Source: an optimization exercise on an open RTL-to-GDS flow (aim: small area and a short achievable clock period). Production flows keep margins and buffers that such runs may drop.
Only simulation tests tie the RTL to the original design; equivalence was not proved.
The series may have gaps, and a smaller design here may also do less where the tests do not look.
Treat power and IR drop as tool artefacts here; the default activity estimate runs too high for this design.

**design/flow/design.v**
```verilog
`timescale 10ns / 1ps
module ModAdd(
	input [28-1:0] in_1,
	input [28-1:0] in_2,
	input [28-1:0] modulus,
	output logic [28-1:0] out
);
logic [28:0] ans;
logic [28:0] ans_tmp;
always_comb begin
	ans = in_1 + in_2;
	ans_tmp = ans - modulus;
	out = (ans >= modulus) ? ans_tmp : ans;
end
endmodule
module ModSub(
	input [28-1:0] in_1,
	input [28-1:0] in_2,
	input [28-1:0] modulus,
	output logic [28-1:0] out
);
logic signed [28:0] ans;
logic signed [28:0] ans_tmp;
always_comb begin
	ans = in_1 - in_2;
	ans_tmp = ans + modulus;
	out = (ans[28] == 1'b1) ? ans_tmp : ans;
end
endmodule
module Mul(                                       
   A_in,                                          
   B_in,                                          
   clk,                                           
   rst,                                         
   S_out                                          
);                                                
  parameter DATA_WIDTH = 28;        
  parameter DOUBLE_DATA_WIDTH = 2*DATA_WIDTH ;    
   input [DATA_WIDTH-1:0] A_in;                    
   input [DATA_WIDTH-1:0] B_in;                    
   input clk;                                      
   input rst;   
   output reg [DOUBLE_DATA_WIDTH-1:0] S_out;     
   wire [DOUBLE_DATA_WIDTH-1:0]S_wire;
    assign  S_wire = A_in * B_in;                   
    always@(posedge clk or posedge rst)begin      
        if(rst)begin   
	        S_out <= 'd0 ;    	                             
 	    end else begin                                      
          S_out <= S_wire;                   
 	    end                                             
    end       
endmodule
module barrett_reduction (
    S_in,
    modulus,
    clk,
    rst,
    result
);
    parameter DATA_WIDTH = 28;  
    parameter MODULUS_WIDTH = 28;
    parameter DOUBLE_DATA_WIDTH = 2 * DATA_WIDTH; 
    parameter alpha = MODULUS_WIDTH + 1; 
    parameter beta = -2;
    parameter RS_FRI = MODULUS_WIDTH + beta; 
    parameter RS_SEC = alpha - beta; 
    parameter pre_computing_width = 28*2; 
    parameter DATA_FRI_RS_WIDTH = DOUBLE_DATA_WIDTH - RS_FRI; 
    parameter DATA_MULT_PRE_WIDTH = DATA_FRI_RS_WIDTH + pre_computing_width; 
    parameter precompute  = 56'd858993454;
    input [DOUBLE_DATA_WIDTH-1:0] S_in;
    input [DATA_WIDTH-1:0] modulus;
    input clk;
    input rst;
    output logic [DATA_WIDTH-1:0] result;
    logic [DOUBLE_DATA_WIDTH-1:0] a_mul_b; 
    logic [DATA_FRI_RS_WIDTH-1:0] a_mul_b_RS; 
    logic [DATA_MULT_PRE_WIDTH-1:0] a_mul_b_RS_mul_precompute; 
    logic [DATA_WIDTH:0] Q;
    logic [DATA_WIDTH:0] QM;
    logic [DATA_WIDTH:0] C_Minus_QM;
    logic [DATA_WIDTH:0] C_Minus_QM_1;
    logic [DATA_WIDTH-1:0]C_Minus_QM_MUX;
    logic [DATA_WIDTH:0] af_pre_delay1;
    logic [DATA_WIDTH:0] S_in_delay1;
    logic [28-1:0] modulus_reg_delay1; 
    always_comb begin
        a_mul_b_RS = S_in >> RS_FRI;
        a_mul_b_RS_mul_precompute = a_mul_b_RS * precompute;
        Q = af_pre_delay1;
        QM = Q * modulus_reg_delay1;
        C_Minus_QM = S_in_delay1 - QM;
        C_Minus_QM_1 = C_Minus_QM - modulus_reg_delay1;
        C_Minus_QM_MUX   = ((C_Minus_QM_1[DATA_WIDTH] == 1'b1)) ? C_Minus_QM : C_Minus_QM_1; 
    end
    always_ff @( posedge clk or posedge rst ) begin
        if (rst) begin
            result <= 'd0;
            modulus_reg_delay1 <= 'd0;
            af_pre_delay1 <= 'd0;
            S_in_delay1 <= 'd0;
        end else begin
            result <= C_Minus_QM_MUX;
            modulus_reg_delay1 <= modulus;
            af_pre_delay1 <= a_mul_b_RS_mul_precompute >> RS_SEC;
            S_in_delay1 <= S_in[DATA_WIDTH:0];
        end
    end
endmodule
 module MulMod(                                                                                  
   A_in,                                                                                         
   B_in,                                                                                                                                                                               
   modulus,                                                                                                                                                                  
   clk,                                                                                          
   rst,                                                                                        
   result                                                                                        
 );                                                                                              
   parameter DOUBLE_DATA_WIDTH   = 2*(28);
   input [28-1:0] A_in;                                                                  
   input [28-1:0] B_in;                                                                  
   input [28-1:0] modulus;                                                                                                                                                                                                      
   input clk;                                                                                    
   input rst;                                                                                  
   output [28-1:0] result;                                                               
   wire [DOUBLE_DATA_WIDTH-1:0] S_wire;                                                                                                                                                                                                                  
	Mul M1(                                                                                       
		.A_in(A_in),                                                                                
		.B_in(B_in),                                                                                
		.clk(clk),                                                                                   
		.rst(rst),                                                                               
		.S_out(S_wire)                                                                                
	);                                                                                            
   barrett_reduction barrett_reduction(
      .S_in(S_wire),
      .modulus(modulus),
      .clk(clk),
      .rst(rst),
      .result(result)
    );                                                             
 endmodule  
module BU2_NWC (
    input [28-1:0] in1,
    input [28-1:0] in2,
    input [28-1:0] twiddle,
    input [28-1:0] modulus,
    input rst,
    input clk,
    output logic [28-1:0] BU_a,
    output logic [28-1:0] BU_b,
    output logic [28-1:0] twiddle_BU_out,
    output logic [28-1:0] modulus_BU_out
);
    logic [28-1:0] pip0_in1       [0:3];
    logic [28-1:0] pip0_modulus   [0:3];
    logic [28-1:0] pip0_twiddle   [0:3];
    logic [28-1:0] add_out;
    logic [28-1:0] sub_out;
    parameter DOUBLE_DATA_WIDTH   = 2*(28);
    logic [DOUBLE_DATA_WIDTH-1:0]S_wire;
    logic [28-1:0] barrett_result_in2;
    MulMod MulMod (
        .A_in       (in2),   
        .B_in       (twiddle),   
        .modulus    (modulus),
        .clk        (clk),    
        .rst        (rst),    
        .result     (barrett_result_in2) 
    );
    assign pip0_in1    [0] =  in1       ;
    assign pip0_modulus[0] = modulus    ;
    assign pip0_twiddle[0] = twiddle    ;
    integer i;
    always_ff @( posedge clk or posedge rst ) begin 
        if (rst) begin
            for (i = 0; i < 3 ; i = i + 1) begin
                pip0_in1    [i+1] <= 'd0;
                pip0_modulus[i+1] <= 'd0;
                pip0_twiddle[i+1] <= 'd0;
            end
        end else begin
            for (i = 0; i < 3 ; i = i + 1) begin
                pip0_in1    [i+1] <= pip0_in1    [i];
                pip0_modulus[i+1] <= pip0_modulus[i];
                pip0_twiddle[i+1] <= pip0_twiddle[i];
            end
        end
    end
    ModAdd add1(
        .in_1(pip0_in1[3]),
        .in_2(barrett_result_in2),
        .modulus(pip0_modulus[3]),
        .out(add_out)
    );
    ModSub sub1(
        .in_1(pip0_in1[3]),
        .in_2(barrett_result_in2),
        .modulus(pip0_modulus[3]),
        .out(sub_out)
    );
    always_ff @( posedge clk or posedge rst ) begin 
        if (rst) begin
            BU_a <= 'd0;
            BU_b <= 'd0;
            twiddle_BU_out <= 'd0;
            modulus_BU_out <= 'd0;
        end else begin
            BU_a <= add_out;
            BU_b <= sub_out;
            twiddle_BU_out <= pip0_twiddle[3];
            modulus_BU_out <= pip0_modulus[3];
        end
    end
endmodule
```
**design/flow/run.sh**
```bash
#!/bin/bash
# synth_recipe.tcl (not shown) runs the flow's synth.tcl, then flattens the netlist and writes it again
# the make line also repeats each setting of config.mk as NAME=value (left out here)
make -C /OpenROAD-flow-scripts/flow DESIGN_CONFIG=/design/flow/config.mk WORK_HOME=/design/flow/orfs CLKGATE_MAP_FILE= SYNTH_SCRIPT=/design/flow/synth_recipe.tcl finish
```
**design/flow/config.mk**
```make
export PLATFORM = sky130hd
export DESIGN_NAME = BU2_NWC
export DESIGN_NICKNAME = BU2_NWC
export VERILOG_FILES = /design/flow/design.v
export SDC_FILE = /design/flow/constraint.sdc
export NUM_CORES = 4
export LEC_CHECK = 0
export CAP_MARGIN = 20
export CORE_MARGIN = 2
export CORE_UTILIZATION = 40
export SLEW_MARGIN = 20
```
**design/flow/constraint.sdc**
```tcl
create_clock -name core_clock -period 11.0 [get_ports {clk}]
set_input_delay 2.2000 -clock core_clock [delete_from_list [all_inputs] [get_ports {clk}]]
set_output_delay 2.2000 -clock core_clock [all_outputs]
set_load 0.01 [all_outputs]
```
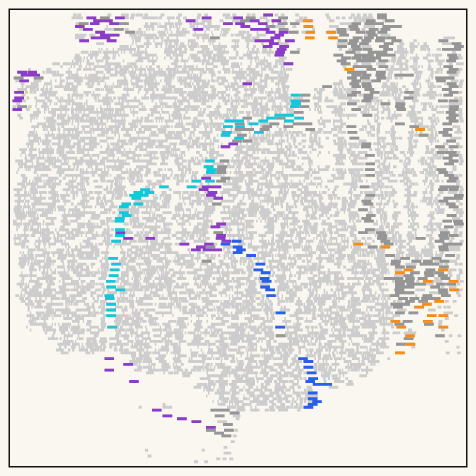
Fig. 1. Register map, names as in the netlist (run 1).
Other sequential cells in the stronger grey, the rest of the logic in the fainter grey.
`MulMod.barrett_reduction.af_pre_delay1`: marked blue, placed flops 29. `MulMod.barrett_reduction.modulus_reg_delay1`: marked orange, placed flops 28. `pip0_twiddle`: marked purple, placed flops 84. `MulMod.M1.S_out`: marked cyan, placed flops 56.
Another 309 sequential cells are not coloured.
FF+latch area: 0.01266 mm²
Final Util: 44.40%
register fraction of the total cell area: 15.58%

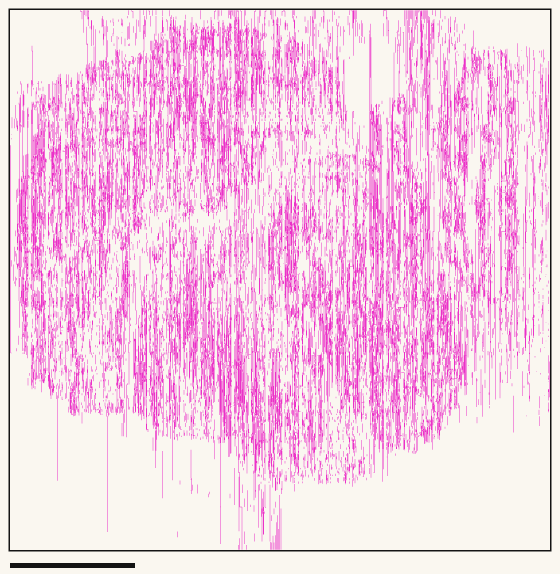
Fig. 2. Met2 routing (run 1).
The bar under the picture is 100 µm long.
The layer carries 98.5 mm of wire. 8420 nets have wire on it.
final WL: 194.9 mm
via count: 49.42k
routing usage on met2: 38.24%

==> metrics.cfg, run 1 <==
[worst_hold_path]
holdPathEnd = pip0_twiddle[3][15]
hold_start = pip0_twiddle[2][15]
hold_depth = 0
min-delay-path-class = reg -> reg

[timing]
fin_crit_ns = 10.10
fin_tns_setup_ns = 0
fin_crit_sh_pct = 91.84
setup_viol = 0
maxSlewHeadroom_pct = 25.96
setup_ws_ns = 0.8976
hold_viol_final = 0
tightest_slew_ns = 1.104
max_freq_mhz = 98.99
rsz0062_at_grt = false
slew_viol_final = 0
skew_ns = 0.04224
timing.hold.ws_ns = 0.3384

[run]
maxCapViolCount = 0

[route]
vias_per_cell = 4.878
drcViolationCount = 0
dr.first_iter.drc_count = 2443
highest_layer = met4
dr_wl_met3_mm = 7.823
antenna_left = 0
drtPass1Iterations = 5
wl_per_cell_um = 19.24
wl_met1_mm = 81.64
met2_length_mm = 98.47

[critical_path]
crit_path_top_delay_cell = dfrtp_1
r2r-end = MulMod.barrett_reduction.result[27]
timing.critical_path.mode_cell = fa_1
critPathBufInv = 7
ff2ff_path_depth = 35
r2r_start = MulMod.barrett_reduction.modulus_reg_delay1[1]
reg2reg_setup_slack_ns = 0.90
cp.depth = 35
crit_required_ns = 11.57
crit_start = MulMod.barrett_reduction.modulus_reg_delay1[1]
start_kind = flip-flop
slowest_delay_ns = 0.81
crit_end = MulMod.barrett_reduction.result[27]
cp_max_fo = 28
path_class = reg -> reg
crit_arrival_ns = 10.67
cp_top_family = adder cells
cp-end-kind = flip-flop

[placement]
portBuffers = 225
placed_area_mm2 = 0.07915
place_ws_ns = 0.3200
dp_cells = 10010
place_congestion = 0.9221
hpwlAfterDp_mm = 164.6

[layout]
antennaDiodeCount = 4
drive_above_1_share_pct = 4.359
instances_no_fill = 10130
nonClkBufAreaFrac_pct = 4.285
dominant_cells = multi-input combinational cells
multi_input_area_share_pct = 65.29
n_clock_buffer = 76
nNonClkBuffers = 379
multi_input_gates = 4835
syn2layout_area_growth_pct = 10.34
layout_common_cells = inv_1, fa_1, nand2_1
final_common_cell = inv_1
fillers = 17590
nets = 9938
reg_top3 = pip0_in1: 84 flops, pip0_twiddle: 84 flops
num-nonclk-inverters = 1830
final-clk-cell-share_pct = 2.589
multiInputGateArea_mm2 = 0.05307
nFlopsAndLatches = 506

[clock_network]
cts_made_buffers = 60
post_cts_resized = 0
clkTransAtPathRegs_ns = 0.06
post_cts_buffers = 0
numClockSinks = 506
postCtsHoldBufs = 0
clk_latency_ns = 0.71
cts_tree = done
cts_root_buf = clkbuf_16
cts_max_path_buffers = 3
cts_max_level = 2

[synthesis]
ys_seq_area_share_pct = 17.19
syn_area_mm2 = 0.07367
synth_xor_area_share_pct = 3.532
yosys.area_share.simple_pct = 10.53
synthArstFlopShare_pct = 100.0
synth_compound_area_share_pct = 5.390
syn-num-nets = 9767
synth_top_area_share_pct = 37.91
synth_ff_type = dfrtp_1
synthMuxAreaShare_pct = 0.7965
synth_edf_count = 0
synthCells = 7441
yosys_warnings = 11
synth-seq-cells = 506
yosysMostFrequentCell = inv_1
avgSynthCellArea_um2 = 9.901
synth_largest_area_cell = fa_1
synthTopCellsByCount = inv_1, fa_1, nand2_1
ys_types = 87
yosys-top-cells-area = fa_1, dfrtp_1, ha_1, inv_1, nand2_1
synth_top_family_by_area = adder cells
synth_fa_ha_area_share_pct = 51.78

[grt]
gr-usage-met3_pct = 2.067
grt_util_met1_pct = 27.42
busiest_layer = met2
first_global_vias = 55060
gr-usage-all-layers_pct = 21.56
grt_first_pass_wirelength_mm = 311.6
grt_max_degree = 145
grt_overflow = 0
antenna_found_initial = 9

[floorplan]
initial_core_util_pct = 40.24
die_area_mm2 = 0.1876
pin_count = 226
die_w_um = 433.2
tap_cells = 2464
die_y_um = 433.2

[run_status]
outcome = complete, no violations

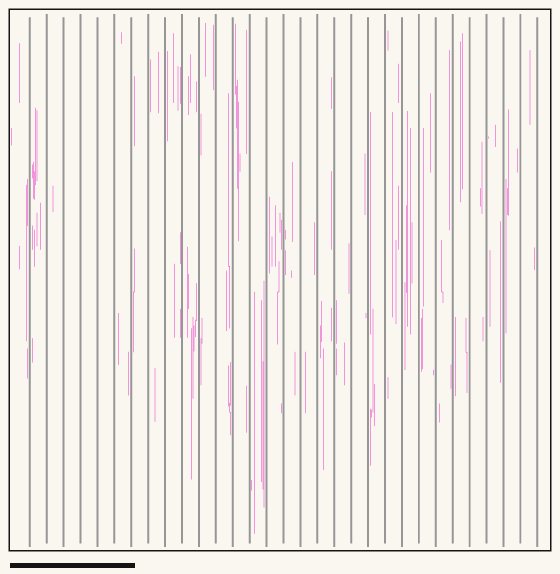
Fig. 3. The metal 4 layer (run 1).
The bar under the picture is 100 µm long. Supply wires on this layer in grey.
The layer holds 3.6% of the routed length. The layer carries 6970 µm of wire. The wires run mostly vertical.

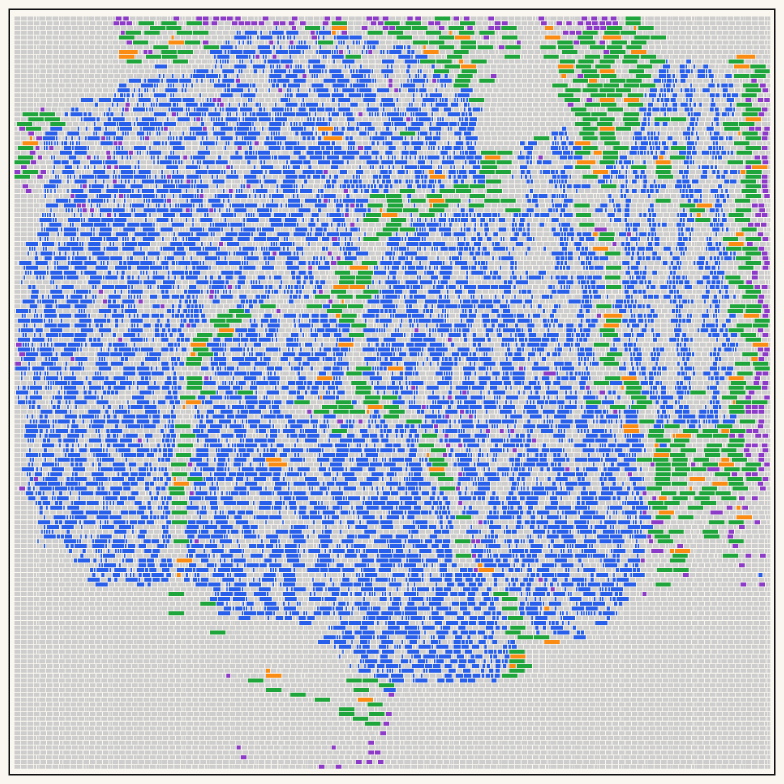
Fig. 4. Cell classes on the final placement (run 1).
Fill, decap, tap and diode cells in grey.
remaining buffers and delay cells: marked purple, cells 379. combinational and other logic: marked blue, cells 6665. sequential cells: marked green, cells 506. clock drivers and dummy loads: marked orange, cells 113.
Core Region: 0.1831 mm²
row count: 157
Finished Cell Area: 0.08129 mm²

Fig. 5: run 1, IR drop over the die
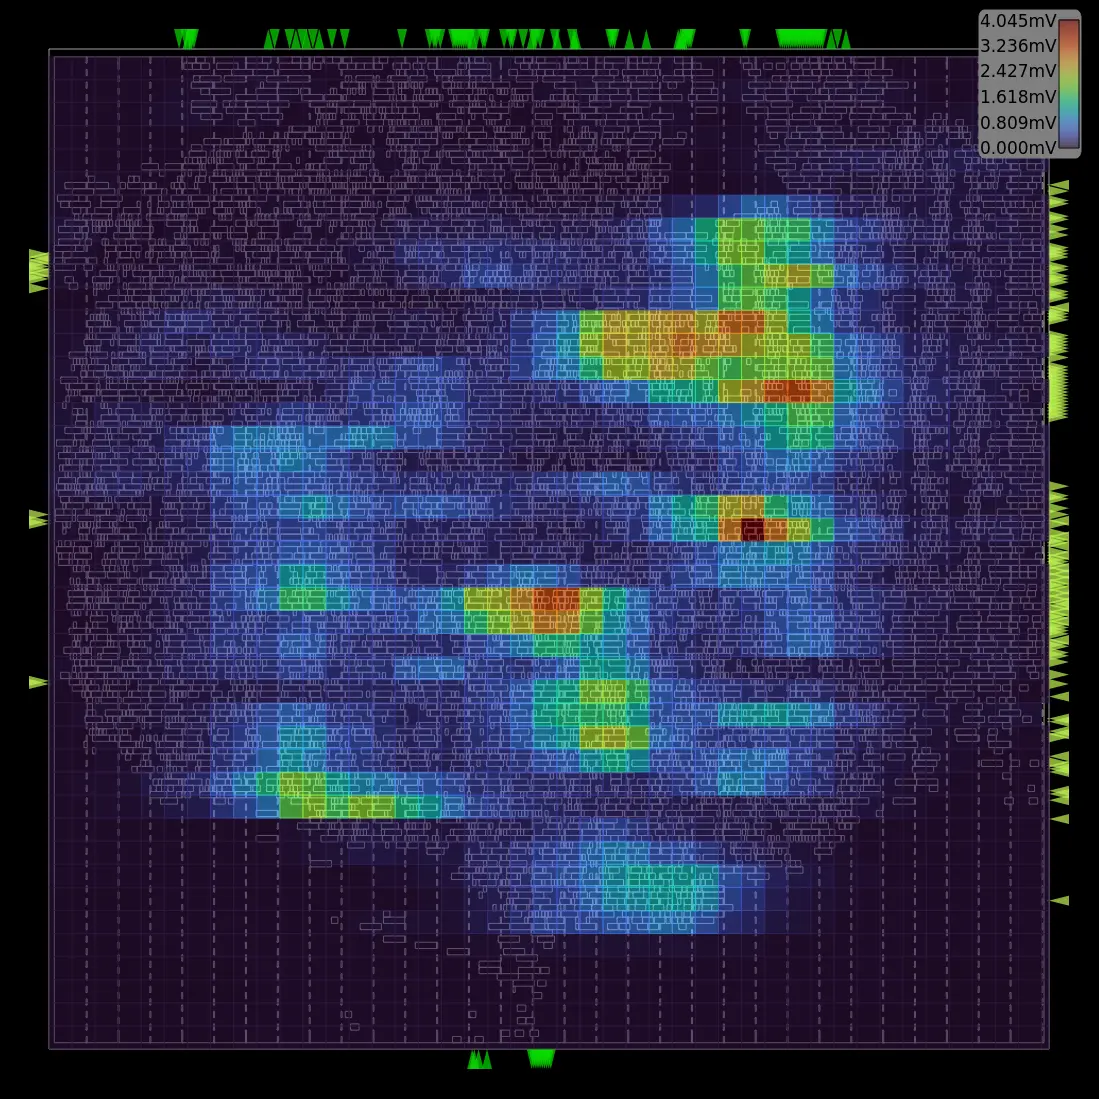

==> run 2: too many edits to list; what changed since run 1 <==
design/flow/design.v: 214 -> 2744 lines; modules unchanged: 0
  BU2_NWC: edited, 73 -> 2743 lines
  removed: ModAdd, ModSub, Mul, barrett_reduction, MulMod
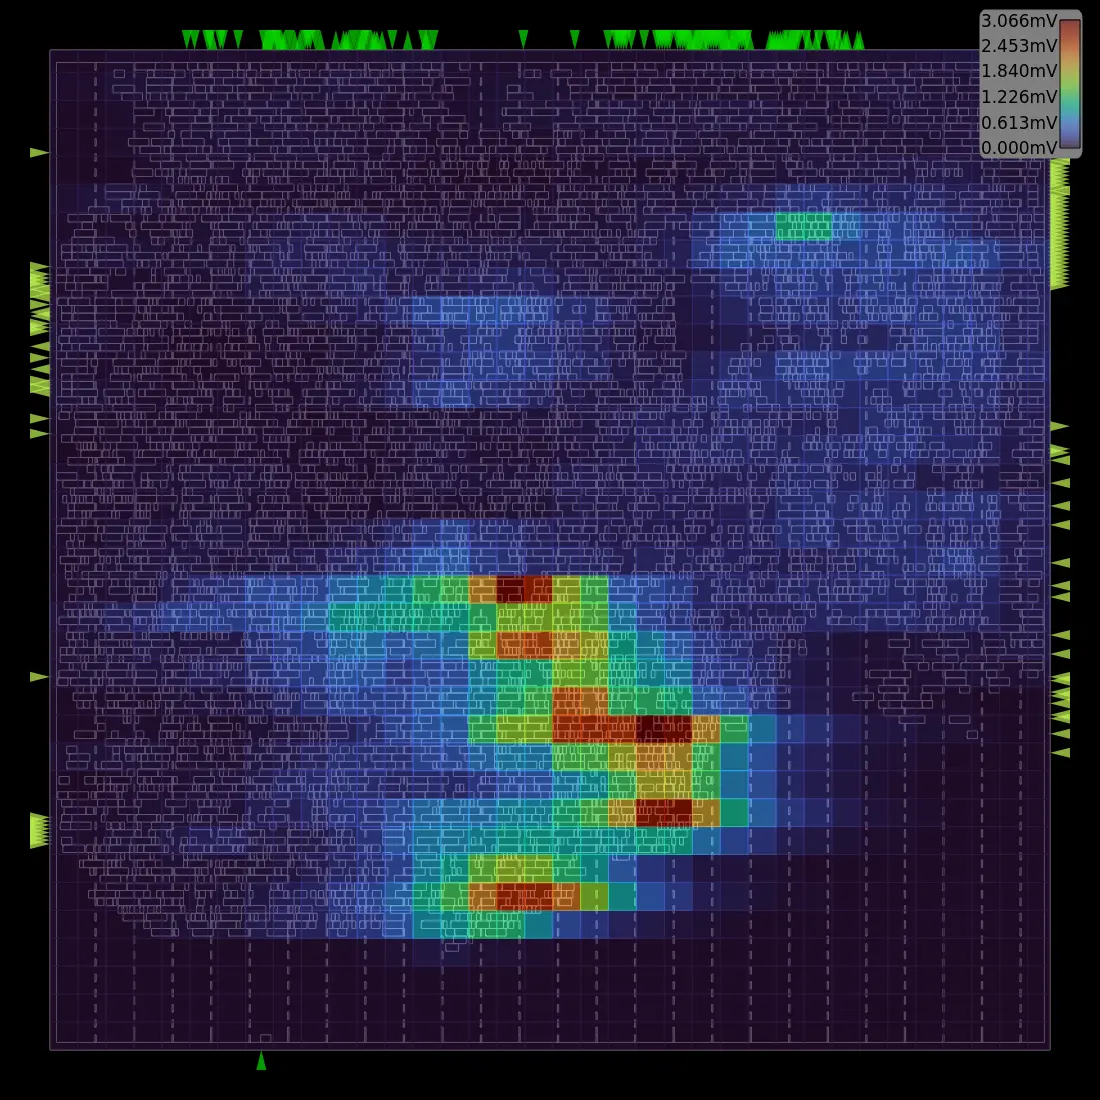
Fig. 6. IR drop over the die (run 2).

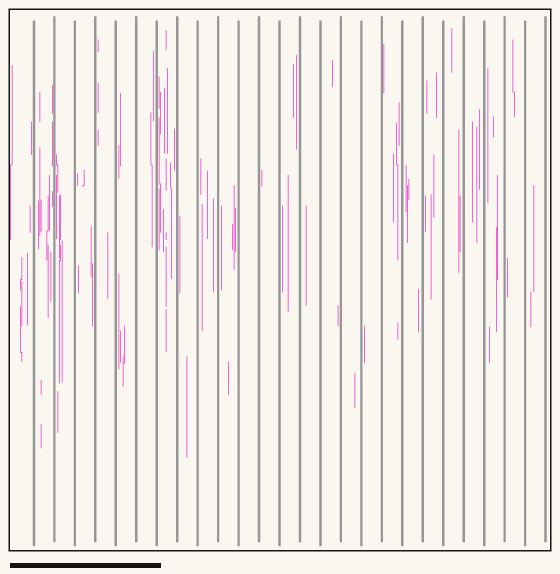
Fig. 7. The metal 4 layer (run 2).
The bar under the picture is 100 µm long. Supply wires on this layer in grey.
The wires run mostly vertical. 62 nets have wire on it. The layer carries 4270 µm of wire.
via count: 35.49k
final WL: 140.8 mm

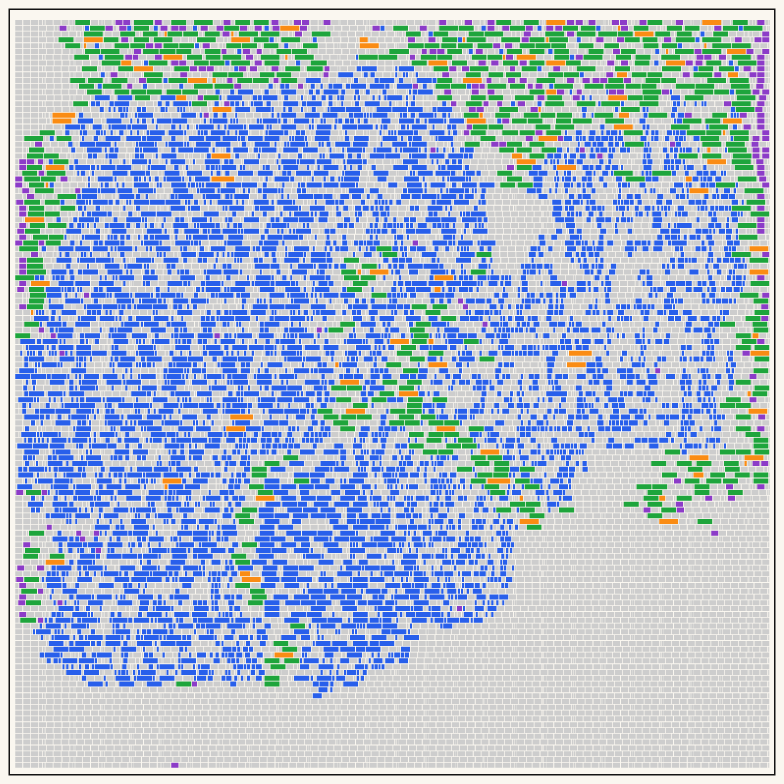
Fig. 8. Cell classes on the final placement (run 2).
Fill, decap, tap and diode cells in grey.
Core Region: 0.1241 mm²
row count: 129
Final Util: 45.08%
register fraction of the total cell area: 19.26%

==> run 2 against run 1 <==
Effect of this change: still clean on timing, DRC and antenna; die area down 32%; worst hold slack got worse by 0.021 ns; global-route usage rose by 0.86 points; clock-buffer cell count is 3 higher; fmax is 6.0% higher; highest routed layer unchanged.
==> metrics.cfg, run 2 <==
[worst_hold_path]
holdPathEnd = PL3[17]
hold_start = P2[17]
min-delay-path-class = reg -> reg
hold_depth = 0  ; unchanged

[synthesis]
synth_fa_ha_area_share_pct = 41.38  ; -10 points
synth_largest_area_cell = fa_1
synth_ff_type = dfxtp_1
synthMuxAreaShare_pct = 0.2445  ; -0.55 points
synth_top_area_share_pct = 33.62  ; -4.3 points
synth-seq-cells = 508  ; +0.40%
avgSynthCellArea_um2 = 9.602  ; -3.0%
yosys-top-cells-area = fa_1, dfxtp_1, and2_1, inv_1, ha_1
synthCells = 5222  ; -30%
synth_edf_count = 0  ; unchanged
ys_types = 91  ; +4.6%
syn-num-nets = 6489  ; -34%
synth_top_family_by_area = adder cells
synth_xor_area_share_pct = 3.930  ; +0.40 points
synthTopCellsByCount = inv_1, fa_1, and2_1
yosys_warnings = 1  ; -10
yosysMostFrequentCell = inv_1
yosys.area_share.simple_pct = 15.76  ; +5.2 points
synth_compound_area_share_pct = 7.758  ; +2.4 points
synthArstFlopShare_pct = 22.64  ; -77 points
ys_seq_area_share_pct = 21.43  ; +4.2 points
syn_area_mm2 = 0.05014  ; -32%

[layout]
multi_input_area_share_pct = 61.92  ; -3.4 points
drive_above_1_share_pct = 3.665  ; -0.69 points
final-clk-cell-share_pct = 3.218  ; +0.63 points
syn2layout_area_growth_pct = 11.58
final_common_cell = inv_1
nonClkBufAreaFrac_pct = 4.790  ; +0.51 points
nFlopsAndLatches = 508  ; +0.40%
largest_register = P2
fillers = 11900  ; -32%
nNonClkBuffers = 282  ; -26%
dominant_cells = multi-input combinational cells
finalInstanceArea_mm2 = 0.05595  ; -31%
largest_reg_flops = 55
instances_no_fill = 7040  ; -31%
antennaDiodeCount = 0  ; -4
seq_area_mm2 = 0.01078  ; -15%
reg_top3 = P2: 55 flops, PL3: 30 flops
multi_input_gates = 3450  ; -29%
multiInputGateArea_mm2 = 0.03465  ; -35%
nets = 6628  ; -33%
n_clock_buffer = 79  ; +3.9%
num-nonclk-inverters = 1065  ; -42%
layout_common_cells = inv_1, fa_1, and2_1

[run]
maxCapViolCount = 0  ; unchanged

[timing]
rsz0062_at_grt = false
fin_crit_sh_pct = 86.62  ; -5.2 points
skew_ns = 0.04458  ; +0.002342 ns
timing.hold.ws_ns = 0.3170  ; -0.02132 ns
tightest_slew_ns = 1.120  ; +0.01656 ns
hold_viol_final = 0  ; unchanged
fin_tns_setup_ns = 0  ; unchanged
setup_ws_ns = 1.472  ; +0.5742 ns
fin_crit_ns = 9.528  ; -0.5742 ns
slew_viol_final = 0  ; unchanged
maxSlewHeadroom_pct = 25.20  ; -0.76 points
max_freq_mhz = 105.0  ; +6.0%
setup_viol = 0  ; unchanged

[clock_network]
post_cts_resized = 0  ; unchanged
cts_tree = done
clkTransAtPathRegs_ns = 0.06  ; about the same
clk_latency_ns = 0.66  ; -0.05 ns
cts_max_path_buffers = 3  ; unchanged
numClockSinks = 508  ; +0.40%
post_cts_buffers = 0  ; unchanged
cts_made_buffers = 54  ; -10%
cts_root_buf = clkbuf_16
postCtsHoldBufs = 0  ; unchanged
cts_max_level = 2  ; unchanged

[critical_path]
start_kind = flip-flop
path_class = reg -> reg
ff2ff_path_depth = 27  ; -23%
cp_top_family = simple AND/OR/NAND/NOR gates
timing.critical_path.mode_cell = ha_1
r2r_start = T3[4]
critPathBufInv = 2  ; -5
cp_max_fo = 15  ; -46%
crit_end = BU_a[1]
cp.depth = 27  ; -23%
crit_path_top_delay_cell = nor3_1
reg2reg_setup_slack_ns = 1.47  ; +0.57 ns
cp-end-kind = flip-flop
crit_required_ns = 11.56  ; about the same
r2r-end = BU_a[1]
slowest_delay_ns = 0.63  ; -0.18 ns
crit_start = T3[4]
crit_arrival_ns = 10.09  ; -0.58 ns

[route]
wl_met1_mm = 58.39  ; -28%
dr_wl_met3_mm = 8.201  ; +4.8%
wl_per_cell_um = 20.01  ; +4.0%
highest_layer = met4
met2_length_mm = 69.97  ; -29%
drtPass1Iterations = 5  ; unchanged
antenna_left = 0  ; unchanged
drcViolationCount = 0  ; unchanged
vias_per_cell = 5.041  ; +3.4%
dr.first_iter.drc_count = 1988  ; -19%

[grt]
grt_util_met1_pct = 28.67  ; +1.3 points
gr-usage-met2_pct = 39.11  ; +0.87 points
grt_first_pass_wirelength_mm = 220.7  ; -29%
gr-usage-all-layers_pct = 22.42  ; +0.86 points
gr-usage-met3_pct = 3.420  ; +1.4 points
first_global_vias = 37840  ; -31%
grt_overflow = 0  ; unchanged
busiest_layer = met2
grt_max_degree = 71  ; -51%
antenna_found_initial = 0  ; -9

[placement]
place_ws_ns = 1.649  ; +1.329 ns
place_congestion = 0.9075  ; -1.6%
hpwlAfterDp_mm = 107.3  ; -35%
portBuffers = 225  ; unchanged
placed_area_mm2 = 0.05415  ; -32%
dp_cells = 6942  ; -31%

[floorplan]
die_y_um = 358.1  ; -17%
die_area_mm2 = 0.1282  ; -32%
initial_core_util_pct = 40.40  ; +0.16 points
pin_count = 226  ; unchanged
tap_cells = 1637  ; -34%
die_w_um = 358.1  ; -17%

[run_status]
outcome = complete, no violations

## what the ideal ports hide
Ports are ideal in the flow. The routed layouts listed here were re-timed in OpenROAD.
Step 1, drivers: a clkbuf_16 drives clk and a buf_2 each remaining input, both assumed.
Step 2 moves the port delays by t, midway between the first and last clock arrival at a register: inputs arrive t later, outputs are due t later. That takes back most of the time a late clock gives input paths.
Three values: ideal ports, drivers, drivers and shift; two values: the first two.
| run | t, ns | setup slack, ns | worst register clock-pin slew, ns |
|---|---|---|---|
| run 1 | 0.774 | 0.898 / 0.898 / 0.287 | 0.07 / 0.07 |
| run 2 | 0.713 | 1.472 / 1.472 / 1.472 | 0.07 / 0.07 |
After both steps every run listed still meets setup and hold. The setup slack of run 1, which loses most, moves by 0.000 ns with the drivers and by -0.611 ns with both steps.
